This design comes from an exercise in tuning for small area on the open sky130 flow, not from production work.
Where RTL was checked, it was by simulation tests only, not by an equivalence proof against the original.
Not every run is shown, and edits may drop behaviour that the tests do not exercise.
The RTL of run 2 was laid out without a check of its function.
Power and IR drop assume default switching activity.

**flow/run.sh**
```bash
#!/bin/bash
# synth_recipe.tcl (not shown) runs the flow's synth.tcl, then flattens the netlist and writes it again
# the make line also repeats each setting of config.mk as NAME=value (left out here)
make -C /OpenROAD-flow-scripts/flow DESIGN_CONFIG=/design/flow/config.mk WORK_HOME=/design/flow/orfs CLKGATE_MAP_FILE= SYNTH_SCRIPT=/design/flow/synth_recipe.tcl finish
```
**flow/config.mk**
```make
export PLATFORM = sky130hd
export DESIGN_NAME = block_detector
export DESIGN_NICKNAME = block_detector
export VERILOG_FILES = /design/flow/design.v
export SDC_FILE = /design/flow/constraint.sdc
export NUM_CORES = 4
export LEC_CHECK = 0
export CAP_MARGIN = 20
export CORE_AREA = 10 10 290 290
export DIE_AREA = 0 0 300 300
export SLEW_MARGIN = 20
```
**flow/constraint.sdc**
```tcl
create_clock -name core_clock -period 10.0 [get_ports {clock}]
set_input_delay 2.0000 -clock core_clock [delete_from_list [all_inputs] [get_ports {clock}]]
set_output_delay 2.0000 -clock core_clock [all_outputs]
set_load 0.01 [all_outputs]
```
**flow/design.v**
```verilog
module block_detector(
clock,
reset,
load_block_bottom_left_corner_x_pos,
load_block_bottom_left_corner_y_pos,
load_is_jump_button_pressed,
update_screen,
load_move_counter,
send_square_bottom_left_corner_x_pos,
send_square_bottom_left_corner_y_pos
);
	input clock;
	input reset;
	input update_screen;
	input [10:0] load_move_counter;
	input [296:0] load_block_bottom_left_corner_x_pos; 
	input [296:0] load_block_bottom_left_corner_y_pos;
	input load_is_jump_button_pressed;
	output reg [10:0] send_square_bottom_left_corner_x_pos;  
	output reg [10:0] send_square_bottom_left_corner_y_pos;   
	reg [10:0] move;
	reg modify_square_pos_up;
	reg [10:0] main_send_square_bottom_left_corner_x_pos;
	reg [10:0] main_send_square_bottom_left_corner_y_pos;
	wire [10:0] block_bottom_left_corner_x_pos [26:0];
	wire [10:0] block_bottom_left_corner_y_pos [26:0];
	wire [10:0] orig_send_square_bottom_left_corner_x_pos = 8'd59;
	wire [10:0] orig_send_square_bottom_left_corner_y_pos = 8'd99;
	integer i;           
	integer main_block;  
	genvar j;
	generate
	for (j = 0; j < 27; j = j + 1)
	begin: some_name_again
		 assign block_bottom_left_corner_x_pos[j] = load_block_bottom_left_corner_x_pos[(j * 11) + 10: (j * 11)];
		 assign block_bottom_left_corner_y_pos[j] = load_block_bottom_left_corner_y_pos[(j * 11) + 10: (j * 11)];
	end
	endgenerate
	always @ (*)
	begin
	    send_square_bottom_left_corner_x_pos <= main_send_square_bottom_left_corner_x_pos;
	    send_square_bottom_left_corner_y_pos <= main_send_square_bottom_left_corner_y_pos;
   end
	always @ (posedge clock)
   begin
		 if (reset)
		 begin
		     move <= 1'd0;
		     main_block = 0;
			  modify_square_pos_up <= 1'd0;
			  main_send_square_bottom_left_corner_x_pos <= orig_send_square_bottom_left_corner_x_pos;
			  main_send_square_bottom_left_corner_y_pos <= orig_send_square_bottom_left_corner_y_pos;
		 end
       else if (update_screen)
		 begin
			 if (modify_square_pos_up)
			 begin
				 main_send_square_bottom_left_corner_y_pos <= main_send_square_bottom_left_corner_y_pos - 8'd10;
				 modify_square_pos_up <= 1'd0;
			 end
			 if ( !(
			       ((block_bottom_left_corner_x_pos[main_block] - move) >= main_send_square_bottom_left_corner_x_pos - 8'd9) &&
			       ((block_bottom_left_corner_x_pos[main_block] - move) <= (main_send_square_bottom_left_corner_x_pos + 8'd9))
					 ) &&
					  (main_send_square_bottom_left_corner_y_pos < orig_send_square_bottom_left_corner_y_pos)
					   && !load_is_jump_button_pressed)
			 begin
					main_send_square_bottom_left_corner_y_pos <= main_send_square_bottom_left_corner_y_pos + 8'd10;
			 end
			 move <= move + load_move_counter;
		 end
		 for (i = 0; i < 27; i = i + 1)
		 begin
			 if ( (
			      ((block_bottom_left_corner_x_pos[i] - move) >= main_send_square_bottom_left_corner_x_pos - 8'd9) &&
			      ((block_bottom_left_corner_x_pos[i] - move) <= (main_send_square_bottom_left_corner_x_pos + 8'd9))
					) &&
				    !modify_square_pos_up)
				  begin
				  if (block_bottom_left_corner_y_pos[i] == main_send_square_bottom_left_corner_y_pos)
					   modify_square_pos_up <= 1'd1;
				      main_block = i;
				  end
		 end
	end
endmodule 
```
run_1/met1.png
Supply wires on this layer in gray.
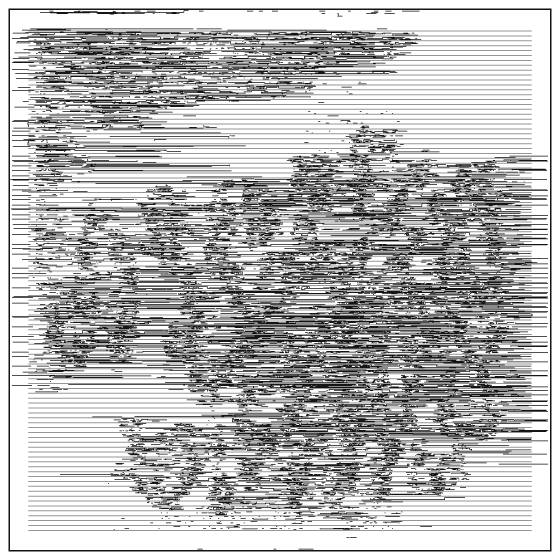
share of all routed wire: 41%
longest straight run: 110 microns
main direction: horizontal
wire length on this layer: 54.4 mm
nets with wire on the layer: 4,298
GRT met1 Usage: 35.20%
Vias: 27,800
DRT Wirelength: 132,100 microns

run_1/met2.png
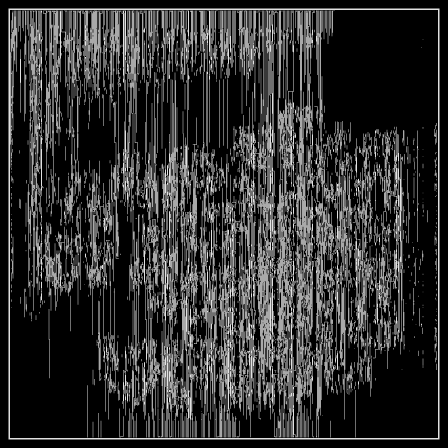
share of all routed wire: 44%
nets with wire on the layer: 3,825
longest straight run: 111 microns
main direction: vertical
global-route track usage on met2: 43.51%

==> results.yml, run 1 <==
status:
  status: "complete, no violations"
sta:
  worst_slew_pin_slew_ns: 1.228
  rsz0062_at_grt: "false"
  worst_slack_ns: 1.190
  fin_crit_sh_pct: 88.10
  hold_viol: 0
  period_minus_slack_ns: 8.810
  setup_viol: 0
clocking:
  cts_sinks: 27
  htree_levels: 1
  post_cts_resized: 0
  cts_root_buf: "clkbuf_16"
  cts_hold_buf: 0
worst_setup_path:
  worst_path_max_delay_cell: "clkdlybuf4s50_1"
  crit_fanout: 8
  worstRegToRegCells: 29
  cp.arrival_ns: 8.97
  r2r-end: "main_send_square_bottom_left_corner_y_pos[10]$_SDFFE_PP0P_"
  cp-end-kind: "flop"
worst_hold_path:
  worstHoldPathType: "flop to flop"
  min_path_cells: 2
floorplan:
  ios: 631
  die_w_microns: 300
  die_area_sq_um: 90000
  initial_utilization_pct: 29.03
synth:
  synthMuxAreaShare_pct: 3.538
  ys_types: 99
  synth-seq-cells: 27
  syn_inst: 3067
  ys_top_cells_by_count: "ha_1 (298), xnor2_1 (277), nor2_1 (233), inv_1 (185), o21ai_0 (180)"
  synthAdderAreaFrac_pct: 19.22
  yosys.area.top_type: "ha_1"
  synth-compound-area-share_pct: 30.28
  synth_top_family_by_area: "compound AO/OA/AOI/OAI gates"
  synth.most_common_cell: "ha_1"
  synth_flop_cell: "dfxtp_1"
  synthArstFlopShare_pct: 0
  synth_area_leaders: "ha_1 (17%), xnor2_1 (11%), xor2_1 (5.2%)"
  synth_simple_gate_area_share_pct: 23.10
  yosysTopAreaCellShare_pct: 16.55
detailed_routing:
  ant_nets: 0
  drtIter0Drc: 2813
cells_and_area:
  drive_gt1_share_pct: 4.151
global_route:
  grt_max_degree: 36
  grt_pass1_wl_microns: 183900
pwr:
  vdd_drop_max_mv: 0.09318
  cellLeakagePower_nw: 11.35
place:
  io_buffers: 618
run_1/drive_strength.png
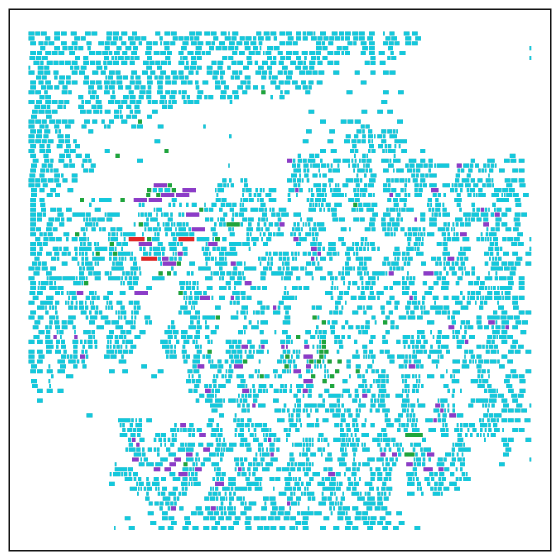
| size | color | cells |
|---|---|---|
| drive 6 and up | red | 3 |
| drive 3 to 4 | green | 54 |
| drive 1 or less | cyan | 3,487 |
| drive 2 | purple | 94 |
final design area excluding fillers: 30,080 sq um
non-clock buffer count: 669
area grow syn2layout: 33.52%

==> run 1: cell families after synthesis <==
| group | Yosys count |
|---|---|
| simple gates | 952 |
| other cells | 2 |
| flops | 27 |
| mux | 77 |
| compound gates | 972 |
| fa+ha+maj | 328 |
| xor+xnor | 412 |
| buf+inv | 297 |
==> run 1: sequential cells by signal, indices dropped and copies added (netlist names) <==
| name | count |
|---|---|
| move | 11 |
| main_block | 5 |
| main_send_square_bottom_left_corner_y_pos | 10 |
| modify_square_pos_up | 1 |
==> run 1: placed cells by master (no fill, tap or decap), drive strengths merged, types with 21 or more instances in the layout <==
cell type,Yosys,final
a2111oi,26,26
a211oi,57,57
a21o,48,48
a21oi,177,177
a221oi,41,41
a22oi,71,71
a31oi,27,27
buf,45,51
clkdlybuf4s50,0,618
dfxtp,27,27
fa,30,30
ha,298,298
inv,185,185
mux2,21,21
mux2i,56,56
nand2,105,105
nand2b,58,58
nand3,71,71
nand3b,23,23
nand4,98,98
nor2,233,233
nor2b,53,53
nor3,92,92
nor3b,30,30
nor4,34,34
o21a,54,54
o21ai,182,182
o21bai,26,26
o22ai,21,21
or2,25,25
xnor2,277,277
xor2,135,135
==> run 1: metrics by stage <==
| step | cell area [sq um] | power [W] | cells |
|---|---|---|---|
| after floorplan | 22570 | 0.002357 | 3077 |
| after global placement | 29980 | 0.003358 | 4673 |
| after detailed placement | 29980 | 0.003357 | 4673 |
| after CTS | 30050 | 0.003471 | 4677 |
| after global routing | 30070 | 0.003856 | 4681 |
| final | 30080 | 0.003560 | 4687 |
==> run 1: area by class of cell <==
type / count / area [sq um]
fill: 8240 / 47510
sequential: 27 / 554.3
antenna: 9 / 22.52
timing repair buffer: 669 / 6566
inverter: 185 / 694.4
clock buffer: 4 / 78.83
tap: 1040 / 1301
multi-input combinational: 2753 / 20860
==> run 1: report_power, final <==
part           leakage [nW]  total (W)  switching (W)  internal (W)
registers             0.223   0.000173      0.0000506      0.000122
clock network        0.0382  0.0000965      0.0000417     0.0000548
logic                  11.1    0.00329        0.00186       0.00143
total                  11.3    0.00356        0.00195       0.00161
==> run 1: worst max path at each step <==
stage	endpoint	cells past startpoint
floorplan	main_send_square_bottom_left_corner_y_pos[10]$_SDFFE_PP0P_	29
global placement	main_send_square_bottom_left_corner_y_pos[10]$_SDFFE_PP0P_	30
detailed placement	main_send_square_bottom_left_corner_y_pos[10]$_SDFFE_PP0P_	30
CTS	main_send_square_bottom_left_corner_y_pos[10]$_SDFFE_PP0P_	30
global route	main_send_square_bottom_left_corner_y_pos[10]$_SDFFE_PP0P_	30
finish	main_send_square_bottom_left_corner_y_pos[10]$_SDFFE_PP0P_	30
==> run 1: worst max-delay path: cells and delay by family <==
kind | cells | cell delay (ns)
AND/OR/NAND/NOR | 6 | 0.83
adder cells (fa/ha/maj) | 3 | 0.91
multiplexers | 3 | 0.97
AO/OA/AOI/OAI | 14 | 3.30
XOR/XNOR | 1 | 0.18
buffers and inverters | 3 | 0.75
==> run 1: per-layer routing <==
layer  wire [microns]  share of wire (%)  GRT usage, %  up-vias
li1                 -                  -             -    12830
met1            54350                 41         35.20    13120
met2            57850                 44         43.51     1528
met3            13930                 11         6.640      292
met4             5810                4.4         10.86       32
met5              204               0.15             0        -
==> run 2, diff against run 1 <==
==> flow/design.v (replaced) <==
module block_detector(
	clock,
	reset,
	load_block_bottom_left_corner_x_pos,
	load_block_bottom_left_corner_y_pos,
	load_is_jump_button_pressed,
	update_screen,
	load_move_counter,
	send_square_bottom_left_corner_x_pos,
	send_square_bottom_left_corner_y_pos
);
	input clock;
	input reset;
	input update_screen;
	input [10:0] load_move_counter;
	input [296:0] load_block_bottom_left_corner_x_pos;
	input [296:0] load_block_bottom_left_corner_y_pos;
	input load_is_jump_button_pressed;
	output [10:0] send_square_bottom_left_corner_x_pos;
	output [10:0] send_square_bottom_left_corner_y_pos;
	assign send_square_bottom_left_corner_x_pos = 11'd59;
	reg [10:0] win;
	reg [10:1] yh;
	reg lift;              
	reg [4:0] main_block;  
	wire [10:0] y = {yh, 1'b1};
	assign send_square_bottom_left_corner_y_pos = y;
	wire [4:0] wl_e = win[4:0] + 5'd19;
	wire lwrap = wl_e < win[4:0] || win[4:0] == 5'd13;
	wire [5:0] wh1 = win[10:5] + 6'd1;
	function ge5(input [4:0] x, input [4:0] c);
		integer k;
		reg g;
		begin
			g = 1'b1;
			for (k = 0; k < 5; k = k + 1)
				g = c[k] ? (x[k] & g) : (x[k] | g);
			ge5 = g;
		end
	endfunction
	wire [31:0] near;
	wire [26:0] hit;
	genvar j;
	generate
	for (j = 0; j < 27; j = j + 1)
	begin: blk
		wire [10:0] bx = load_block_bottom_left_corner_x_pos[j*11 +: 11];
		wire [10:0] by = load_block_bottom_left_corner_y_pos[j*11 +: 11];
		wire [4:0] xl = bx[4:0];
		wire [5:0] xh = bx[10:5];
		assign near[j] = (xh == win[10:5]) & ge5(xl, win[4:0]) & (!ge5(xl, wl_e) | lwrap) | (xh == wh1) & lwrap & !ge5(xl, wl_e);
		assign hit[j] = near[j] && (by == y);
	end
	endgenerate
	assign near[31:27] = 5'd0;
	reg [4:0] top;
	integer i;
	always @(*) begin
		top = 5'd0;
		for (i = 0; i < 27; i = i + 1)
			if (near[i]) top = i;
	end
	wire any_near = |near[26:0];
	wire any_hit = |hit;
	wire drop = !near[main_block] && (yh < 10'd49) && !load_is_jump_button_pressed;
	always @(posedge clock) begin
		if (reset) begin
			win <= 11'd50;
			yh <= 10'd49;
		end else if (update_screen) begin
			win <= win + load_move_counter;
			if (drop)
				yh <= yh + 10'd5;
			else if (lift)
				yh <= yh - 10'd5;
		end
		if (!lift)
			lift <= any_hit;
		else if (reset || update_screen)
			lift <= 1'b0;
		if (!lift && any_near)
			main_block <= top;
		else if (reset)
			main_block <= 5'd0;
	end
endmodule
==> flow/flow/run.sh (new file) <==
#!/bin/bash
# Standard ORFS layout, but the port buffers are the smallest buffer (buf_1).
set -euo pipefail
bash standard.sh 'BUFFER_PORTS_ARGS=-buffer_cell sky130_fd_sc_hd__buf_1' finish > make_finish.log 2>&1
==> flow/standard.sh (new file) <==
#!/bin/bash
# synth_recipe.tcl (not shown) runs the flow's synth.tcl, then flattens the netlist and writes it again
# the make line also repeats each setting of config.mk as NAME=value (left out here)
make -C /OpenROAD-flow-scripts/flow DESIGN_CONFIG=/design/flow/config.mk WORK_HOME=/design/flow/orfs CLKGATE_MAP_FILE= SYNTH_SCRIPT=/design/flow/synth_recipe.tcl "${@:-finish}"
removed: flow/run.sh
run_2/final_all.png
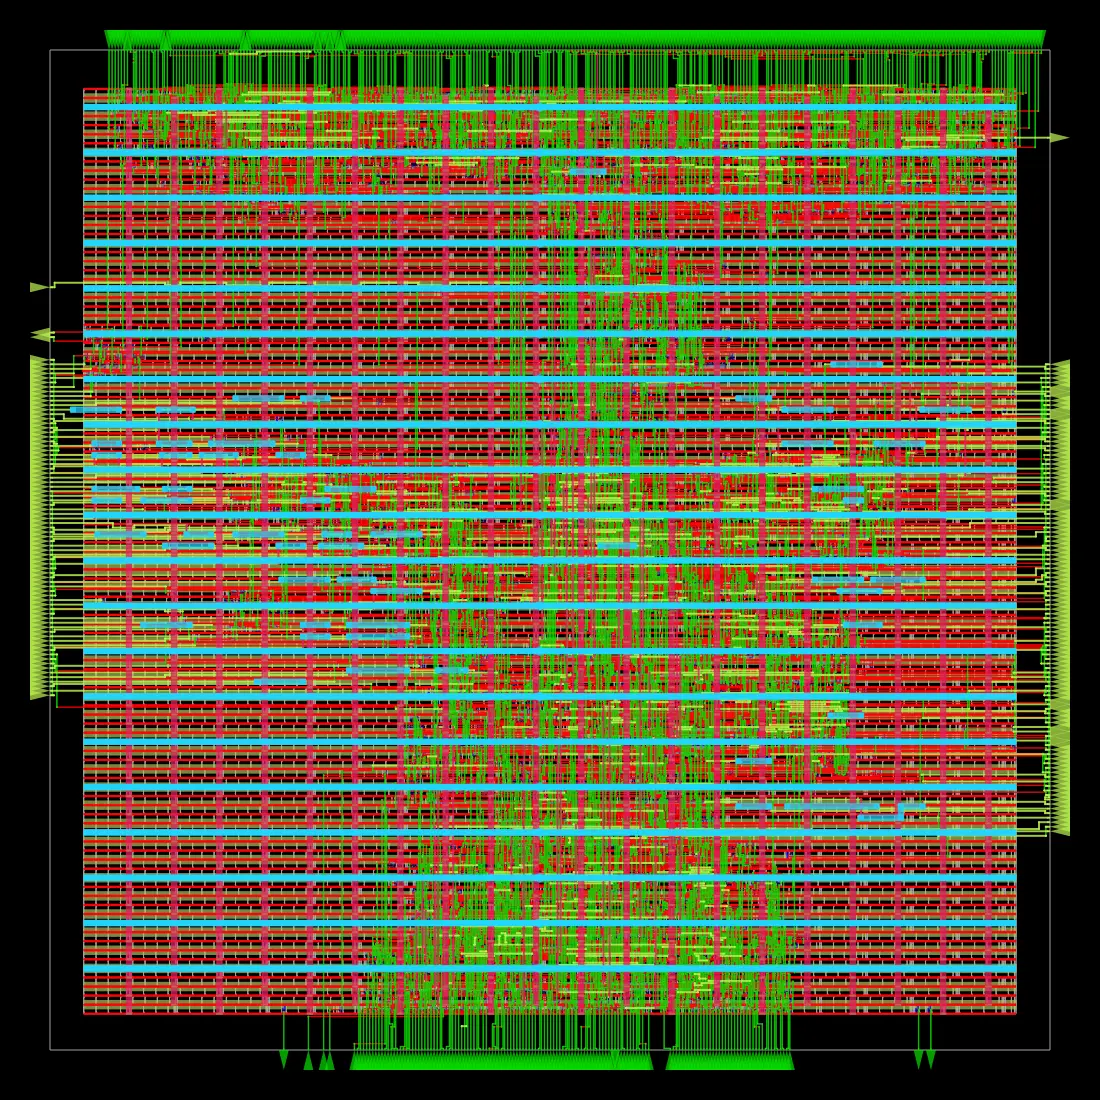
die extent in x: 300 microns
final design area excluding fillers: 16,840 sq um
Final Util: 21.71%

run_2/port_nets.png
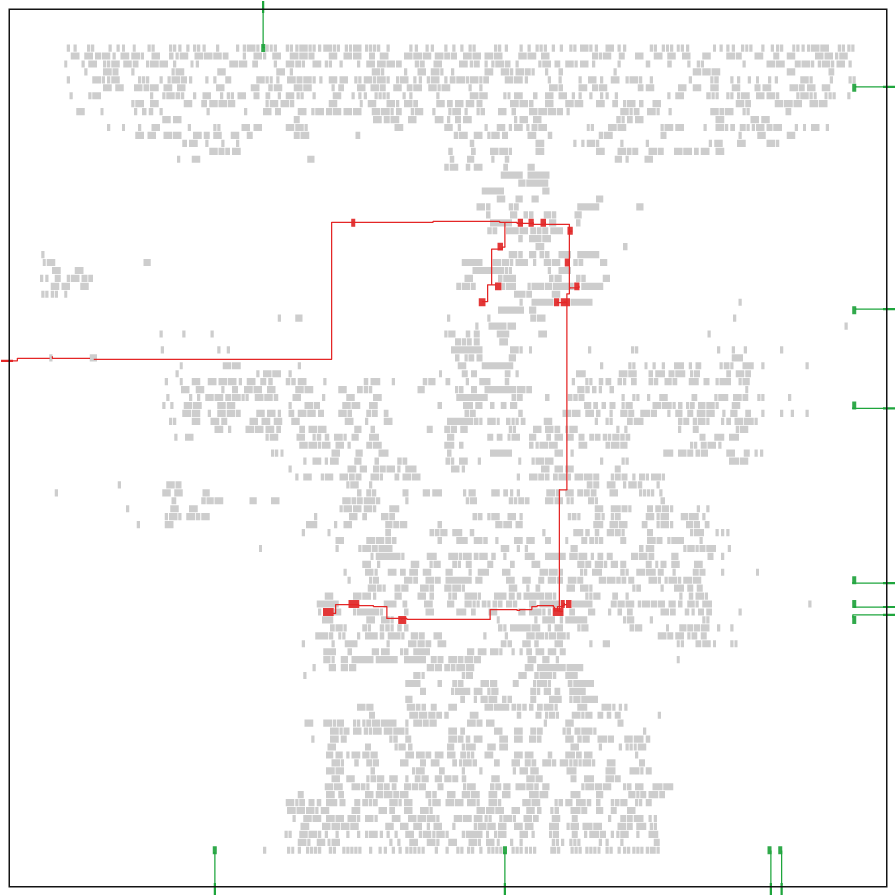
| port | color | bits | direction | edge | end cells | buffers | wire |
|---|---|---|---|---|---|---|---|
| `update_screen` | red | 1 | input | west | 18 | 2 | 522 microns |
| `send_square_bottom_left_corner_x_pos` | green | 11 | output | 6 east, 4 south, 1 north | 11 | 0 | 124 microns |
IO buf count: 618
io pins: 631

==> run 2 against run 1 <==
Still clean. Routed wire length shrank 29%. Synthesized area is 40% lower. First-iteration DRC count is 42% lower. Synthesized cell count decreased by 40%. Combinational power shrank 65%. Clock power grew 12%. Clock-buffer cell count fell by 1. Clock skew down 0.0013 ns. Largest cell class unchanged.
==> results.yml, run 2 <==
status:
  status: "complete, no violations"
cells_and_area:
  fillers: 8955
  layout_common_cells: "buf_1 (618), xnor2_1 (386), xor2_1 (162)"
  syn_to_final_growth_pct: 25.16
  final_common_cell: "buf_1"
  largest_register: "win"
  drive_gt1_share_pct: 4.086
  largest_register_ffs: 11
synth:
  synth-seq-cells: 27
  avgSynthCellArea_sq_um: 7.287
  yosys_warnings: 1
  synth_area_leaders: "xnor2_1 (25%), xor2_1 (11%), nand4_1 (3.5%)"
  syn_inst: 1847
  synth_flop_cell: "dfxtp_1"
  yosys.area.top_type: "xnor2_1"
  ys_top_cells_by_count: "xnor2_1 (389), xor2_1 (162), a21oi_1 (84), nand2_1 (79), nor2_1 (78)"
  ys_types: 94
  yosysTopAreaCellShare_pct: 25.31
floorplan:
  initial_utilization_pct: 17.35
  die_area_sq_um: 90000
pwr:
  cellLeakagePower_nw: 5.105
  vdd_drop_max_mv: 0.05993
clocking:
  cts_sinks: 27
  cts_root_buf: "clkbuf_16"
  cts_hold_buf: 0
  htree_levels: 1
  clk-insertion-delay-late_ns: 0.29
sta:
  hold_viol: 0
  holdWs_ns: 0.5766
  worst_slack_ns: 2.310
  rsz0062_at_grt: "false"
  period_minus_slack_ns: 7.690
  worst_slew_pin_slew_ns: 1.237
  fin_crit_sh_pct: 76.90
worst_setup_path:
  cp.arrival_ns: 7.87
  crit_fanout: 37
  cp-endpoint: "yh[10]$_SDFFE_PP0P_"
  worstRegToRegCells: 22
  r2r-end: "yh[10]$_SDFFE_PP0P_"
global_route:
  grt_pass1_vias: 15850
  grt_pass1_wl_microns: 126500
  grt_max_degree: 67
detailed_routing:
  viasPerCell: 4.930
  drtIter0Drc: 1642
  avgRoutedWirePerCell_microns: 27.32
  ant_nets: 0
worst_hold_path:
  worstHoldPathType: "flop to flop"
run_2/met1.png
Supply wires on this layer in gray.
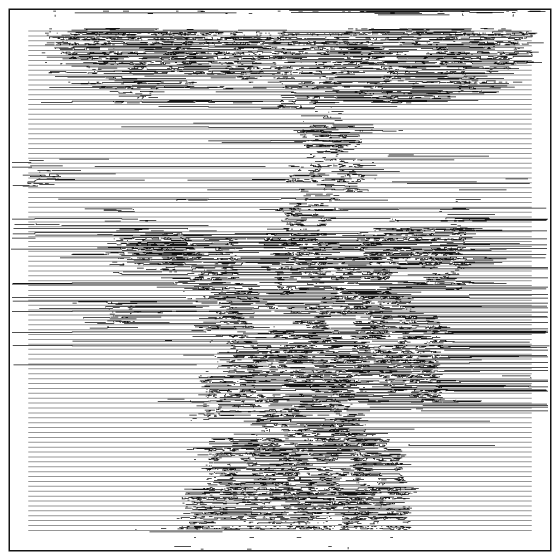
share of all routed wire: 42%
longest straight run: 127 microns
main direction: horizontal
nets with wire on the layer: 2,766
wire length on this layer: 39.5 mm
Vias: 16,930
GRT met1 Usage: 25.45%

## run 2: cell count changes after synthesis, moves of 34 or more
cell | before | now
a211oi_1 | 56 | 11
a21o_1 | 48 | 14
a21oi_1 | 176 | 84
a22oi_1 | 71 | 30
buf_2 | 12 | 46
ha_1 | 298 | 23
inv_1 | 185 | 45
maj3_1 | 0 | 42
mux2i_1 | 56 | 5
nor2_1 | 233 | 78
o21a_1 | 54 | 5
o21ai_0 | 180 | 50
xnor2_1 | 277 | 389
## run 2: kinds of logic (layout without fill, tap and decap cells)
group                    count (synthesis)  in the layout  share of synthesized area [%]
other                                    2             31                        0.05580
flip-flops                              27             27                          4.388
multiplexers                             8              8                         0.6228
XOR/XNOR                               554            554                          36.22
adder cells (fa/ha/maj)                 70             70                          5.810
AO/OA/AOI/OAI                          454            454                          24.06
AND/OR/NAND/NOR                        541            541                          21.92
buffers and inverters                  191            708                          6.926
## run 2: where the power goes
part	leakage (nW)	total (W)	switching, W	internal [W]
Clock	0.0372	0.000108	0.0000533	0.0000550
Sequential	0.237	0.000165	0.0000359	0.000129
Combinational	4.83	0.00114	0.000707	0.000433
Total	5.10	0.00141	0.000796	0.000617
## run 2: stage by stage
stage | total power [W] | std cells | util [%] | cell area, sq um
floorplan | 0.0008988 | 1857 | - | 13500
CTS | 0.001391 | 3414 | 21.65 | 16800
finish | 0.001413 | 3433 | 21.71 | 16840
global placement | 0.001279 | 3410 | 21.53 | 16710
global route | 0.001505 | 3421 | 21.67 | 16810
detailed placement | 0.001280 | 3410 | 21.54 | 16710
## run 2: how the worst min path moves through the flow
stage	to	slack, ns	cells after the start
global placement	lift$_DFF_P_	0.53	1
floorplan	lift$_DFF_P_	0.49	1
detailed placement	lift$_DFF_P_	0.57	1
CTS	yh[3]$_SDFFE_PP0P_	0.59	2
global route	yh[3]$_SDFFE_PP0P_	0.63	2
finish	yh[3]$_SDFFE_PP0P_	0.58	2
## run 2: cell type report
cell class | instances | area (sq um) | share of cell area, %
diodes | 19 | 47.55 | 0.2823
flip-flops and latches | 27 | 614.3 | 3.647
clock inverters | 1 | 7.507 | 0.04457
well taps | 1040 | 1301 | 7.725
multi-input cells | 1639 | 12020 | 71.34
clock buffers | 3 | 75.07 | 0.4457
inverters | 49 | 183.9 | 1.092
repair buffers | 655 | 2597 | 15.42
## run 2: critical path: stages (launching register included)
cell	delay, ns
dfxtp_2	0.67
ha_2	0.81
nand3_2	0.86
or3_1	0.65
a2111oi_0	0.77
o22a_1	0.53
a2111o_1	0.22
o31a_1	0.15
and4_1	0.36
o21ai_2	0.13
inv_1	0.27
ha_1	0.29
a21o_1	0.17
a21oi_1	0.21
o21bai_1	0.09
a21oi_1	0.22
o21bai_1	0.09
a21oi_1	0.22
o21bai_1	0.09
a21oi_1	0.17
nor2_1	0.06
mux2i_1	0.19
mux2_1	0.34
## run 2: metal layers
layer  GRT usage (%)  up-vias  part of all wire, %
li1                -     7783                    -
met1           25.45     7975                   42
met2           29.12      858                   43
met3           8.479      199                   12
met4           4.108      110                  2.4
met5               0        -                 0.69

-- port drivers added, routing unchanged --
The results above use ideal ports. As a check the final layouts listed here were re-extracted and re-timed, cells and wires unchanged. Step 1 assumes that a clkbuf_16 drives the clock port and a buf_2 every other input. Step 2 also shifts input and output timing later by t, the mid clock arrival at the registers, as if the neighbouring blocks saw the same clock. a / b / c = ideal ports / drivers / drivers and shift; a / b = the first two.
run	shift t [ns]	setup WS [ns]	worst setup path after step 2	slew at the worst register clock pin (ns)	pins driven straight from the clock port
run 1	0.325	1.190 / 1.224 / 0.899	input to register	0.07 / 0.07	1
run 2	0.347	2.310 / 2.310 / 2.310	register to register	0.08 / 0.08	1
After both steps every run listed still meets setup and hold. For run 1, which loses most, drivers alone change the setup slack by +0.034 ns; drivers and shift together by -0.291 ns.
